Context: an optimization exercise on an open-source flow, tuned for small area. The choices shown serve that exercise and are no tape-out recipe. In this exercise RTL edits were held to simulation tests only and were not proved equivalent to the original. Power and IR drop assume default switching activity.

met1.png
The bar under the picture is 200 um long.
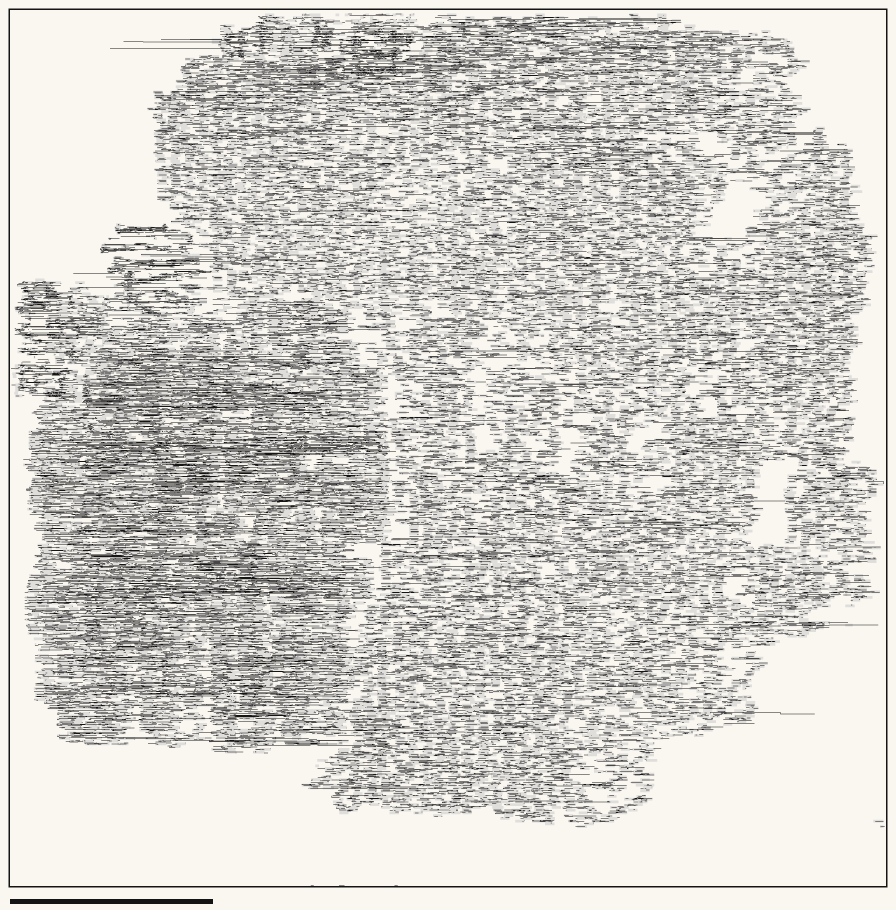
met2.png
The bar under the picture is 200 um long.
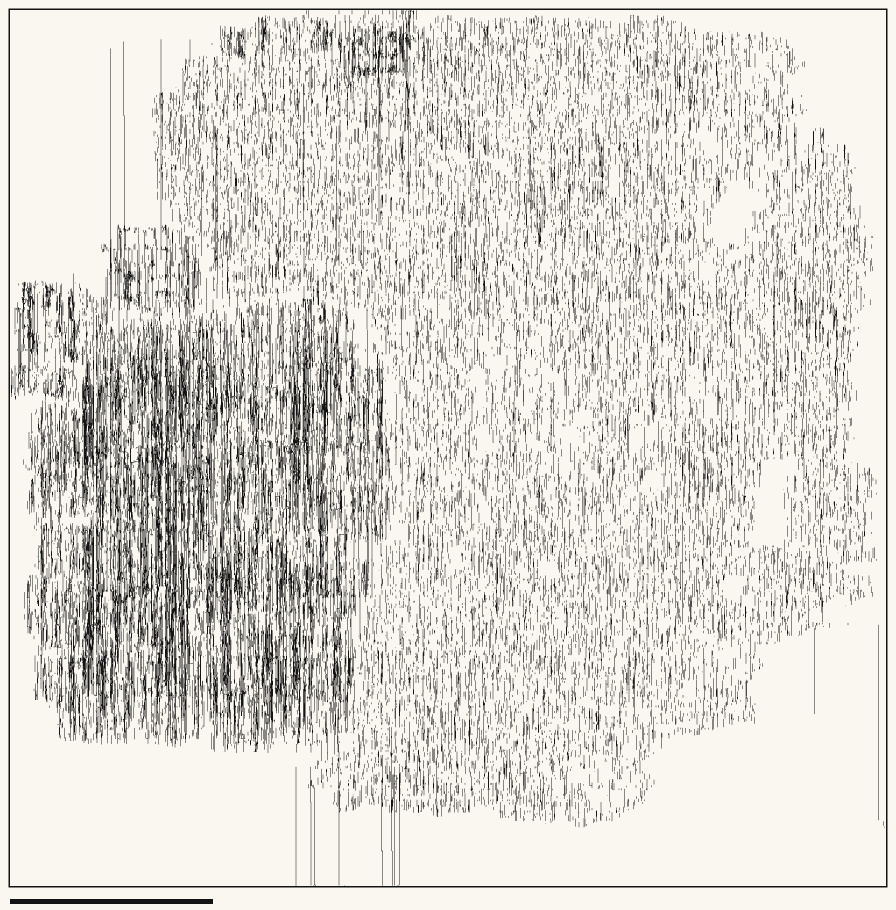
## flow/design.v

```verilog
`timescale 1ns / 1ps
module row_ram #(
    parameter DEPTH = 256
    )(
    input clka,
    input ena,
    input [0:0] wea,
    input [9:0] addra,
    input [7:0] dina,
    input clkb,
    input enb,
    input [0:0] web,
    input [9:0] addrb,
    output reg [7:0] doutb
    );
    localparam AW = $clog2(DEPTH);
    reg [7:0] mem [0:DEPTH-1];
    always@(posedge clka)
    begin
        if(ena && wea[0])
            mem[addra[AW-1:0]] <= dina;
        if(enb)
            doutb <= mem[addrb[AW-1:0]];
    end
endmodule
`timescale 1ns / 1ps
module row_buf #(
    parameter W = 256
    )(
    input clk,
    input rst_n,
    input [7:0] data_in,
	input in_data_en,
	input [9:0] width,
	input [9:0] rd_row_addr,
	output [7:0] row_pexil_out
    );
    reg [7:0] data_in_r1;
    always@(posedge clk or negedge rst_n)
    begin
        if(~rst_n)
        begin
            data_in_r1 <= 0;
        end
        else
        begin
            data_in_r1 <= data_in;
        end
    end
    reg [9:0] wr_row_addr;
    always@(posedge clk or negedge rst_n)
    begin
        if(~rst_n)
            wr_row_addr <= 0;
        else
        begin
            if(in_data_en)
            begin
                if(wr_row_addr < (width - 1))
                     wr_row_addr <= wr_row_addr + 1;
                else                  
                    wr_row_addr <= 0;
            end      
            else
                wr_row_addr <= wr_row_addr;
        end
    end
    reg [9:0] wr_row_addr_r1,
              wr_row_addr_r2;
    always@(posedge clk or negedge rst_n)
    begin
        if(~rst_n)
        begin
            wr_row_addr_r1 <= 0;
            wr_row_addr_r2 <= 0;
        end
        else
        begin
            wr_row_addr_r1 <= wr_row_addr;
            wr_row_addr_r2 <= wr_row_addr_r1;
        end
    end
    wire [9:0] rd_row_addr_r1;
    assign rd_row_addr_r1 = rd_row_addr;
   row_ram #(.DEPTH(W)) row_ram_init (
  .clka(clk),     
  .ena(1),       
  .wea(1),       
  .addra(wr_row_addr_r1),   
  .dina(data_in_r1),     
  .clkb(clk),     
  .enb(1),       
  .web(0),       
  .addrb(rd_row_addr_r1),   
  .doutb(row_pexil_out)   
);
endmodule
`timescale 1ns / 1ps
module row_interplation #(
    parameter W = 256
    )(
    input clk,
    input rst_n,
    input in_data_en,
    input [9:0] width,
    input [7:0] row_pexil_out,
    output reg [9:0] rd_row_addr,
    output [10:0] row_cnt,
    output o_data_en_r_o,
    output o_data_en,
    output [7:0] row_inter_data
    );
    reg [10:0] rowx2;  
    reg [10:0] rowx2_cnt; 
    always@(*)
    begin
        rowx2 = width << 1;
    end
    always@(posedge clk or negedge rst_n)
    begin
        if(~rst_n)
            rowx2_cnt <= 1;
        else
        begin
            if(rowx2_cnt < width)
            begin
                if(in_data_en)
                    rowx2_cnt <= rowx2_cnt + 1;
                 else
                    rowx2_cnt <= rowx2_cnt;
            end
            else
            begin
                if(rowx2_cnt < rowx2)
                    rowx2_cnt <= rowx2_cnt + 1;
                 else
                    rowx2_cnt <= 1;
            end
        end
    end
    reg [7:0] row_pexil_out1;
    reg [7:0] row_pexil_out2;
    always@(posedge clk or negedge rst_n)
    begin
        if(~rst_n)
        begin
            row_pexil_out1 <= 0;
            row_pexil_out2 <= 0;
        end
        else
        begin
            row_pexil_out1 <= row_pexil_out;
            row_pexil_out2 <= row_pexil_out1;
        end
    end
    reg [10:0] rowx2_cnt1,
               rowx2_cnt2,
               rowx2_cnt3,
               rowx2_cnt4,
               rowx2_cnt5;
   assign row_cnt = rowx2_cnt5;
    always@(posedge clk or negedge rst_n)
    begin
        if(~rst_n)
        begin
            rowx2_cnt1 <= 0;
            rowx2_cnt2 <= 0;
            rowx2_cnt3 <= 0;
            rowx2_cnt4 <= 0;
            rowx2_cnt5 <= 0;
        end
        else
        begin
            rowx2_cnt1 <= rowx2_cnt;
            rowx2_cnt2 <= rowx2_cnt1;
            rowx2_cnt3 <= rowx2_cnt2;
            rowx2_cnt4 <= rowx2_cnt3;
            rowx2_cnt5 <= rowx2_cnt4;
        end
    end
    wire [9:0] row_pexil_out2_10bit;
    wire [9:0] row_pexil_out_10bit;
    reg [9:0] row_inter_data_r;
    assign row_pexil_out2_10bit = {2'b0,row_pexil_out2};
    assign row_pexil_out_10bit = rowx2_cnt5 == 2*W-1? {2'b0,row_pexil_out1} : {2'b0,row_pexil_out};
    always@(posedge clk or negedge rst_n)
    begin
        if(~rst_n)
            row_inter_data_r <= 0;
        else
        begin
            if(rowx2_cnt5 <= width)
            begin
                    if(rowx2_cnt5 == 1)
                        row_inter_data_r <= {2'b0,row_pexil_out};
                    else
                    begin
                        if(rowx2_cnt5[0] == 0) 
                            row_inter_data_r <= (((row_pexil_out2_10bit << 1) + row_pexil_out2_10bit + 2) >> 2) + ((row_pexil_out_10bit + 2) >> 2);
                         else 
                            row_inter_data_r <= ((row_pexil_out2_10bit + 2) >> 2) + (((row_pexil_out_10bit << 1) + row_pexil_out_10bit + 2) >> 2);
                    end
            end
            else if(rowx2_cnt5 == 2*W)
                    row_inter_data_r <= {2'b0,row_pexil_out2_10bit};
            else
            begin
                if(rowx2_cnt5[0] == 0) 
                    row_inter_data_r <= (((row_pexil_out2_10bit << 1) + row_pexil_out2_10bit + 2) >> 2) + ((row_pexil_out_10bit + 2) >> 2);
                else 
                    row_inter_data_r <= ((row_pexil_out2_10bit + 2) >> 2) + (((row_pexil_out_10bit << 1) + row_pexil_out_10bit + 2) >> 2);
            end
        end
    end
    assign row_inter_data = row_inter_data_r[7:0];
    always@(posedge clk or negedge rst_n)
    begin
        if(~rst_n)
            rd_row_addr <= 0;
        else
            rd_row_addr <= rowx2_cnt1 == 2*W ? W-1 :(rowx2_cnt1 == 1? 10'd0 : (rowx2_cnt1 >> 1) - 1);
    end
    reg o_data_en_r;
    always@(posedge clk or negedge rst_n)
    begin
        if(~rst_n)
            o_data_en_r <= 0;
        else if(in_data_en == 1)
            o_data_en_r <= 1;
        else if(rowx2_cnt > W-1 && rowx2_cnt1 <= 2*W)
            o_data_en_r <= 1;
        else
            o_data_en_r <= 0;
    end
    assign o_data_en_r_o = o_data_en_r;
endmodule
`timescale 1ns / 1ps
module col_buf #(
    parameter W = 256
    )(
    input clk,
    input rst_n,
    input in_data_en,
    input [7:0] row_inter_data,
    output [7:0] buf1_data_out,
    output [7:0] buf2_data_out,
    output reg o_data_en    
    );
    localparam reg_size = 8*2*W;
    reg [reg_size - 1:0] shift_buf1, 
                         shift_buf2;
    always@(posedge clk or negedge rst_n)
    begin
        if(~rst_n)
        begin
            shift_buf1 <= 0;
            shift_buf2 <= 0;
        end
        else
        begin
            if(in_data_en)
            begin
                shift_buf1 <= {shift_buf1[reg_size - 8 -1 : 0],row_inter_data};
                shift_buf2 <= {shift_buf2[reg_size - 8 -1 : 0],shift_buf1[reg_size - 1 : reg_size - 8]};
            end
            else
            begin
                shift_buf1 <= {shift_buf1[reg_size - 8 -1 : 0],shift_buf1[reg_size - 1 : reg_size - 8]};
                shift_buf2 <= {shift_buf2[reg_size - 8 -1 : 0],shift_buf2[reg_size - 1 : reg_size - 8]};
            end
        end
    end
    assign buf1_data_out = shift_buf1[7:0];
    assign buf2_data_out = shift_buf2[7:0];
    always@(posedge clk or negedge rst_n)
    begin
        if(~rst_n)
            o_data_en <= 0;
        else 
            o_data_en <= in_data_en;
    end
endmodule
`timescale 1ns / 1ps
module col_interplation #(
    parameter W = 256,
    parameter H = 32
    )(
    input clk,
    input rst_n,
    input in_data_en,
    input [10:0] row_cnt,
    input [7:0] buf1_data_out,
    input [7:0] buf2_data_out,
    output [7:0] col_inter_data,
    output reg o_data_en,
    output o_V_SYNC,
    output reg o_H_SYNC
    );
    reg [9:0] cnt;
    reg [9:0] col_cnt1,
              col_cnt2;
    reg [9:0] col_cnt;
    reg [10:0] col_cnt_flip;
    reg in_data_en_d;
    reg [9:0] cnt_q;
    always@(posedge clk or negedge rst_n)
    begin
        if(~rst_n)
        begin
            in_data_en_d <= 0;
            cnt_q <= 0;
        end
        else
        begin
            in_data_en_d <= in_data_en;
            cnt_q <= cnt;
        end
    end
    always@(*)
    begin
        if(in_data_en == in_data_en_d)
            cnt = cnt_q;
        else if(~in_data_en)
        begin
            if(cnt_q == 2*H+1)
                cnt = 0;
            else
                cnt = cnt_q + 1;
        end
        else
        begin
            if(cnt_q == 2*H)
                cnt = 0;
            else
                cnt = cnt_q + 1;
        end
    end
    always@(posedge clk or negedge rst_n)
    begin
        if(~rst_n)
            col_cnt_flip <= 1;
        else if(col_cnt_flip == 2*W)
            col_cnt_flip <= 1;
        else if(in_data_en == 0)
            col_cnt_flip <= col_cnt_flip + 1;
        else
            col_cnt_flip <= 1;
    end
    always@(posedge clk or negedge rst_n)
    begin
        if(~rst_n)
            col_cnt <= 1;
        else if(row_cnt == 2*W || col_cnt_flip == 2*W-1)
            col_cnt <= col_cnt + 1;
        else if(col_cnt == 2*H && col_cnt_flip == 2*W)
            col_cnt <= col_cnt + 1;
        else;
    end 
    always@(posedge clk or negedge rst_n)
    begin
        if(~rst_n)
        begin
            col_cnt1 <= 0;
            col_cnt2 <= 0;
        end
        else
        begin
            col_cnt1 <= col_cnt;
            col_cnt2 <= col_cnt1;
        end
    end
    wire [9:0] buf1_data_out_10bit,
               buf2_data_out_10bit;
    assign buf1_data_out_10bit = {2'b00,buf1_data_out};
    assign buf2_data_out_10bit = {2'b00,buf2_data_out};
    reg [9:0] col_inter_data_r;
    always@(posedge clk or negedge rst_n)
    begin
        if(~rst_n)
            col_inter_data_r <= 0;
        else
        begin
            if(col_cnt2 == (1 + 1) && cnt != 3) 
                col_inter_data_r <= buf1_data_out_10bit;
            else if(col_cnt2 == (2*H + 1))
                col_inter_data_r <= buf1_data_out_10bit;
            else
            begin
                if(cnt[0] == 1)
                begin
                    col_inter_data_r <= ((((buf2_data_out_10bit << 1) + (buf2_data_out_10bit + 2)) >> 2)) + ((buf1_data_out_10bit + 2) >> 2);
                end
                else
                begin
                    col_inter_data_r <= ((((buf1_data_out_10bit << 1) + (buf1_data_out_10bit + 2)) >> 2)) + ((buf2_data_out_10bit + 2) >> 2);
                end
            end
        end
    end
    assign col_inter_data = col_inter_data_r[7:0];
    always@(posedge clk or negedge rst_n)
    begin
        if(~rst_n)
            o_data_en <= 0;
        else if(col_cnt2 >= 2 && col_cnt1 <= 2*H+1)
            o_data_en <= 1;
        else
            o_data_en <= 0;
    end
    reg in_data_en_r;
    always@(posedge clk or negedge rst_n)
    begin
        if(~rst_n)
            in_data_en_r <= 0;
        else
            in_data_en_r <= in_data_en;
    end
    wire o_H_SYNC_W;
    assign o_H_SYNC_W = in_data_en_r ^ in_data_en;
    always@(posedge clk or negedge rst_n)
    begin
        if(~rst_n)
            o_H_SYNC <= 0;
        else
            o_H_SYNC <= o_H_SYNC_W;
    end
    reg o_data_en_r;
    always@(posedge clk or negedge rst_n)
    begin
        if(~rst_n)
            o_data_en_r <= 0;
        else
            o_data_en_r <= o_data_en;
    end
    assign o_V_SYNC = o_data_en_r ^ o_data_en;
endmodule
`timescale 1ns / 1ps
module resize_bilinear_top #(
    parameter W = 256,  
    parameter H = 32    
    )(
    input clk,
    input rst_n,
    input in_data_en,
    input [7:0] data_in,
    input [9:0] width_in,
    input [9:0] height_in,
    output [7:0] data_out,
    output o_data_en,
    output o_H_SYNC,
    output o_V_SYNC,
    output row_data_en_o,
    output [7:0] row_inter_data_o
    );
    wire [9:0] rd_row_addr;
    wire [7:0] row_pexil_out;
    row_buf #(.W(W)) row_buf_init(
        .clk(clk),
        .rst_n(rst_n),
        .data_in(data_in),
        .in_data_en(in_data_en),
        .width(width_in),
        .rd_row_addr(rd_row_addr),
        .row_pexil_out(row_pexil_out)
    );
    wire [10:0] row_cnt;
    wire row_data_en;
    wire [7:0] row_inter_data;
    wire o_data_en_r;
    row_interplation #(.W(W)) row_interplation_init(
        .clk(clk),
        .rst_n(rst_n),
        .in_data_en(in_data_en),
        .width(width_in),
        .rd_row_addr(rd_row_addr),
        .row_pexil_out(row_pexil_out),
        .row_inter_data(row_inter_data),
        .row_cnt(row_cnt),
        .o_data_en_r_o(o_data_en_r)
    );
    reg [5:0] o_data_en_shift;
    always@(posedge clk or negedge rst_n)
    begin
        if(~rst_n)
            o_data_en_shift <= 0;
        else
            o_data_en_shift <= {o_data_en_shift[4:0],o_data_en_r};
    end
    assign row_data_en = o_data_en_shift[4];
    assign row_inter_data_o = row_inter_data;
    assign row_data_en_o = row_data_en;
    wire [9:0]col_cnt;
    wire [7:0] buf1_data_out;
    wire [7:0] buf2_data_out;
    wire colbuf_data_en;
    col_buf #(.W(W)) col_buf_init(
        .clk(clk),
        .rst_n(rst_n),
        .in_data_en(row_data_en),
        .row_inter_data(row_inter_data),
        .buf1_data_out(buf1_data_out),
        .buf2_data_out(buf2_data_out),
        .o_data_en(colbuf_data_en)
    );
    col_interplation #(.W(W), .H(H)) col_interplation_inti(
        .clk(clk),
        .rst_n(rst_n),
        .in_data_en(colbuf_data_en),
        .row_cnt(row_cnt),
        .buf1_data_out(buf1_data_out),
        .buf2_data_out(buf2_data_out),
        .col_inter_data(data_out),
        .o_data_en(o_data_en),
        .o_H_SYNC(o_H_SYNC),
        .o_V_SYNC(o_V_SYNC)
    );
endmodule
```

## flow/run.sh

```bash
#!/bin/bash
# synth_recipe.tcl (not shown) runs the flow's synth.tcl, then flattens the netlist and writes it again
# the make line also repeats each setting of config.mk as NAME=value (left out here)
make -C /OpenROAD-flow-scripts/flow DESIGN_CONFIG=/design/flow/config.mk WORK_HOME=/design/flow/orfs CLKGATE_MAP_FILE= SYNTH_SCRIPT=/design/flow/synth_recipe.tcl finish
```

## flow/config.mk

```make
export PLATFORM = sky130hd
export DESIGN_NAME = resize_bilinear_top
export DESIGN_NICKNAME = resize_bilinear_top
export VERILOG_FILES = /design/flow/design.v
export SDC_FILE = /design/flow/constraint.sdc
export NUM_CORES = 4
export LEC_CHECK = 0
export CAP_MARGIN = 20
export CORE_MARGIN = 2
export CORE_UTILIZATION = 40
export SLEW_MARGIN = 20
```

## flow/constraint.sdc

```tcl
create_clock -name core_clock -period 5.0 [get_ports {clk}]
set_input_delay 1.0000 -clock core_clock [delete_from_list [all_inputs] [get_ports {clk}]]
set_output_delay 1.0000 -clock core_clock [all_outputs]
set_load 0.01 [all_outputs]
```

==> impl_metrics.ini <==
[pwr]
power_leader = registers
switching_share_pct = 23.4
pwr-share-clk_pct = 40.4
powerClk_mw = 74.9
powerDensity_mw_per_mm2 = 540
p_leak_nw = 161
combPwrFrac_pct = 10.9
seqPwrFrac_pct = 48.7
ir_drop_mv = 0.438
powerSeq_mw = 90.3
comb_cell_power_mw = 20.2
p_int_mw = 142
p_switching_mw = 43.3

[worst_hold_path]
min_path_type = reg2reg
hp-start = col_buf_init.shift_buf2[307]$_DFF_PN0_
min_delay_worst_endpoint = col_buf_init.shift_buf2[315]$_DFF_PN0_
hold_depth = 0

[floorplan]
die_w_um = 863
core_area_mm2 = 0.735
die_h_um = 863
initial_core_util_pct = 40.1
dieArea_mm2 = 0.745
num_rows = 315
io_pins = 51

[setup_path]
critical-path-top-delay-family = adder cells
max_stage_delay_ns = 0.56
cp.required_ns = 5.97
crit_slowest_cell = fa_1
critical_path_buf_inv_count = 4
worstPathCellList = nand2b_1 -> nor4_4 -> buf_4 -> mux2_2 -> ha_1 -> ha_1 -> inv_1 -> fa_1 -> inv_1 -> ha_1 -> a21o_1 -> a211o_1 -> a2111oi_2 -> buf_4 -> nor4_1 -> mux2_2 -> a2bb2oi_2 -> mux2i_1
cp_max_fo = 5
crit_type = reg2reg
reg2reg_from = row_interplation_init.rowx2_cnt5[10]$_DFF_PN0_
timing.reg2reg.setup_slack_ns = 0.27
cp_common_cell = ha_1
startpoint_type = flop
crit_arrival_ns = 5.69
reg2reg_to = row_interplation_init.row_inter_data_r[7]$_DFF_PN0_
end_kind = flop
reg2regPathDepth = 18

[timing]
rsz0062_at_grt = no
fin_ws_ns = 0.273
hold_slack_ns = 0.253
fin_crit_sh_pct = 94.5
finClkSkew_ns = 0.0957
tightest_slew_ns = 1.14
drv_slew = 0
relSlewSlack_pct = 23.2
setup-violations-final = 0
max_freq_mhz = 212
finalHoldViolations = 0
finalCriticalPeriod_ns = 4.73

[synth]
synth_xor_area_share_pct = 0.297
synth_flop_cell = dfrtp_1
synth_common_cells = dfrtp_1 (8383), edfxtp_1 (2048), mux4_2 (608)
synth_top_family_by_area = multiplexers
synth.avg_cell_area_um2 = 23.4
ys_ff_latch = 10400
yosysSeqAreaShare_pct = 92.0
synth_edf_count = 2048
synth_mux_area_share_pct = 5.10
synth_fa_ha_area_share_pct = 0.532
yosysTopAreaCell = dfrtp_1
synth_compound_gate_area_share_pct = 0.562
synth_area_leaders = dfrtp_1 (71%), edfxtp_1 (21%), mux4_2 (4.6%), ha_1 (0.49%), nor2_1 (0.43%)
ys_warn_count = 10
yosysMostFrequentCell = dfrtp_1
synth_top_area_share_pct = 71.1
ys_types = 74
synth_nets = 12800
syn_inst = 12600
synthSimpleGateAreaFrac_pct = 1.10
async_flop_share_pct = 80.3
synthesis.area_mm2 = 0.295

[global_routing]
track_usage_pct = 12.3
use_met3_pct = 2.12
grt_first_pass_wirelength_um = 728000
grt_pass1_vias = 118000
busiest_layer = met1
gr-total-overflow = 0
grt_max_degree = 190
antenna_found_initial = 17

[cells_and_area]
fillers = 60000
regArea_mm2 = 0.272
area_growth_pct = 16.4
fin_util_pct = 46.7
final_cell_mix = dfrtp_1 (8370), edfxtp_1 (2048), clkbuf_16 (966), mux4_2 (608), nor2_1 (341)
nets = 13800
final_common_cell = dfrtp_1
drive_gt1_share_pct = 17.6
multi_input_area_mm2 = 0.0225

[outcome]
outcome = timing/DRC/antenna clean

[cts]
cts_setup_buffers = 0
clkLatencyLatePin_ns = 1.14
numCtsBuffers = 948
cts.reportedPaths.clkPinSlew_ns = 0.06
ctsLongestPathBuffers = 4
root_buffer = clkbuf_16
ctsResizeCount = 0
cts_sinks = 10400
h-tree-depth = 6
cts_tree = built
holdBufCountCts = 1

[placed_design]
place_ws_ns = 0.193
dp_hpwl_um = 231000
portBuffers = 40
place.gp.congestion = 0.774

[routing]
drt_pass1_iterations = 5
vias_per_cell = 4.48
drt-wirelength-per-cell_um = 18.6
drtIter0Drc = 9151
antenna_left = 0
drc = 0

[run]
maxCapViolations = 0
About met1.png:
longest straight run = 120 um
nets with wire on the layer = 13552
wire length on this layer = 220 mm
main direction = horizontal
vias: 109000
GRT met1 Usage: 19.6%
Total Wirelength: 452000 um

About met2.png:
share of all routed wire = 44%
longest straight run = 217 um
main direction = vertical
wire length on this layer = 197 mm
met2 GRT Util: 17.5%

==> layer usage <==
metal	wire length, um	up-vias
met4	12500	0
met2	197000	2259
met3	22400	894
li1	-	45700
met5	0	-
met1	220000	60200
==> worst max path at each step <==
| stage | depth (start not counted) | end | startpoint |
|---|---|---|---|
| after floorplan | 17 | row_interplation_init.row_inter_data_r[7]$_DFF_PN0_ | row_interplation_init.rowx2_cnt5[9]$_DFF_PN0_ |
| after global placement | 18 | row_interplation_init.row_inter_data_r[7]$_DFF_PN0_ | row_interplation_init.rowx2_cnt5[9]$_DFF_PN0_ |
| after detailed placement | 18 | row_interplation_init.row_inter_data_r[7]$_DFF_PN0_ | row_interplation_init.rowx2_cnt5[9]$_DFF_PN0_ |
| after CTS | 18 | row_interplation_init.row_inter_data_r[7]$_DFF_PN0_ | row_interplation_init.rowx2_cnt5[9]$_DFF_PN0_ |
| after global routing | 18 | row_interplation_init.row_inter_data_r[7]$_DFF_PN0_ | row_interplation_init.rowx2_cnt5[4]$_DFF_PN0_ |
| final | 18 | row_interplation_init.row_inter_data_r[7]$_DFF_PN0_ | row_interplation_init.rowx2_cnt5[10]$_DFF_PN0_ |
==> final cells by class <==
type,count,area share (%)
antenna,11,0.00801
clock buffer,1346,8.03
clock inverter,432,1.72
inverter,68,0.0743
multi-input combinational,1919,6.55
sequential,10400,79.0
tap,9827,3.58
timing repair buffer,312,1.01
==> registers in the layout, summed over array words and instances (netlist names), 10 cells and up <==
name,flops
col_interplation_inti.cnt_q,10
row_interplation_init.rowx2_cnt3,11
col_buf_init.shift_buf2,4096
row_interplation_init.rowx2_cnt4,11
col_buf_init.shift_buf1,4096
col_interplation_inti.col_cnt1,10
col_interplation_inti.col_cnt_flip,11
row_buf_init.row_ram_init.mem,2048
row_interplation_init.rowx2_cnt5,11
row_interplation_init.rowx2_cnt,11
row_buf_init.wr_row_addr,10
row_interplation_init.rowx2_cnt1,11
row_interplation_init.rowx2_cnt2,11
col_interplation_inti.col_cnt2,10
col_interplation_inti.col_cnt,10
==> per-stage QoR <==
step | instance area (um2) | std cells | TNS, ns | total power, mW
after floorplan | 295000 | 12600 | 0 | 105
after CTS | 344000 | 24300 | 0 | 188
after global routing | 344000 | 24300 | 0 | 194
after global placement | 310000 | 22600 | -0.0520 | 112
final | 344000 | 24400 | 0 | 185
after detailed placement | 310000 | 22600 | 0 | 112

re-timing with driven ports:
How much do the figures lean on ideal ports? The routed layout below was timed once more, with nothing changed but the port constraints.
Step 1 sets driving cells, clkbuf_16 on the clock port and buf_2 on the other inputs (assumed; they add their load-dependent delay and slew).
Step 2 also shifts input and output timing later by t, the mid clock arrival at the registers, as if the neighbouring blocks saw the same clock.
Slacks: no drivers / after step 1 / after step 2; pairs: no drivers / after step 1.
shift t [ns]: 1.211
setup WS [ns]: 0.273 / 0.273 / 0.273
worst slew at a driven data input, ns: 0.11
pins driven straight from the clock port: 1
After both steps setup and hold are still met in this run. The setup slack of this run moves by 0.000 ns with the drivers and by 0.000 ns with both steps.
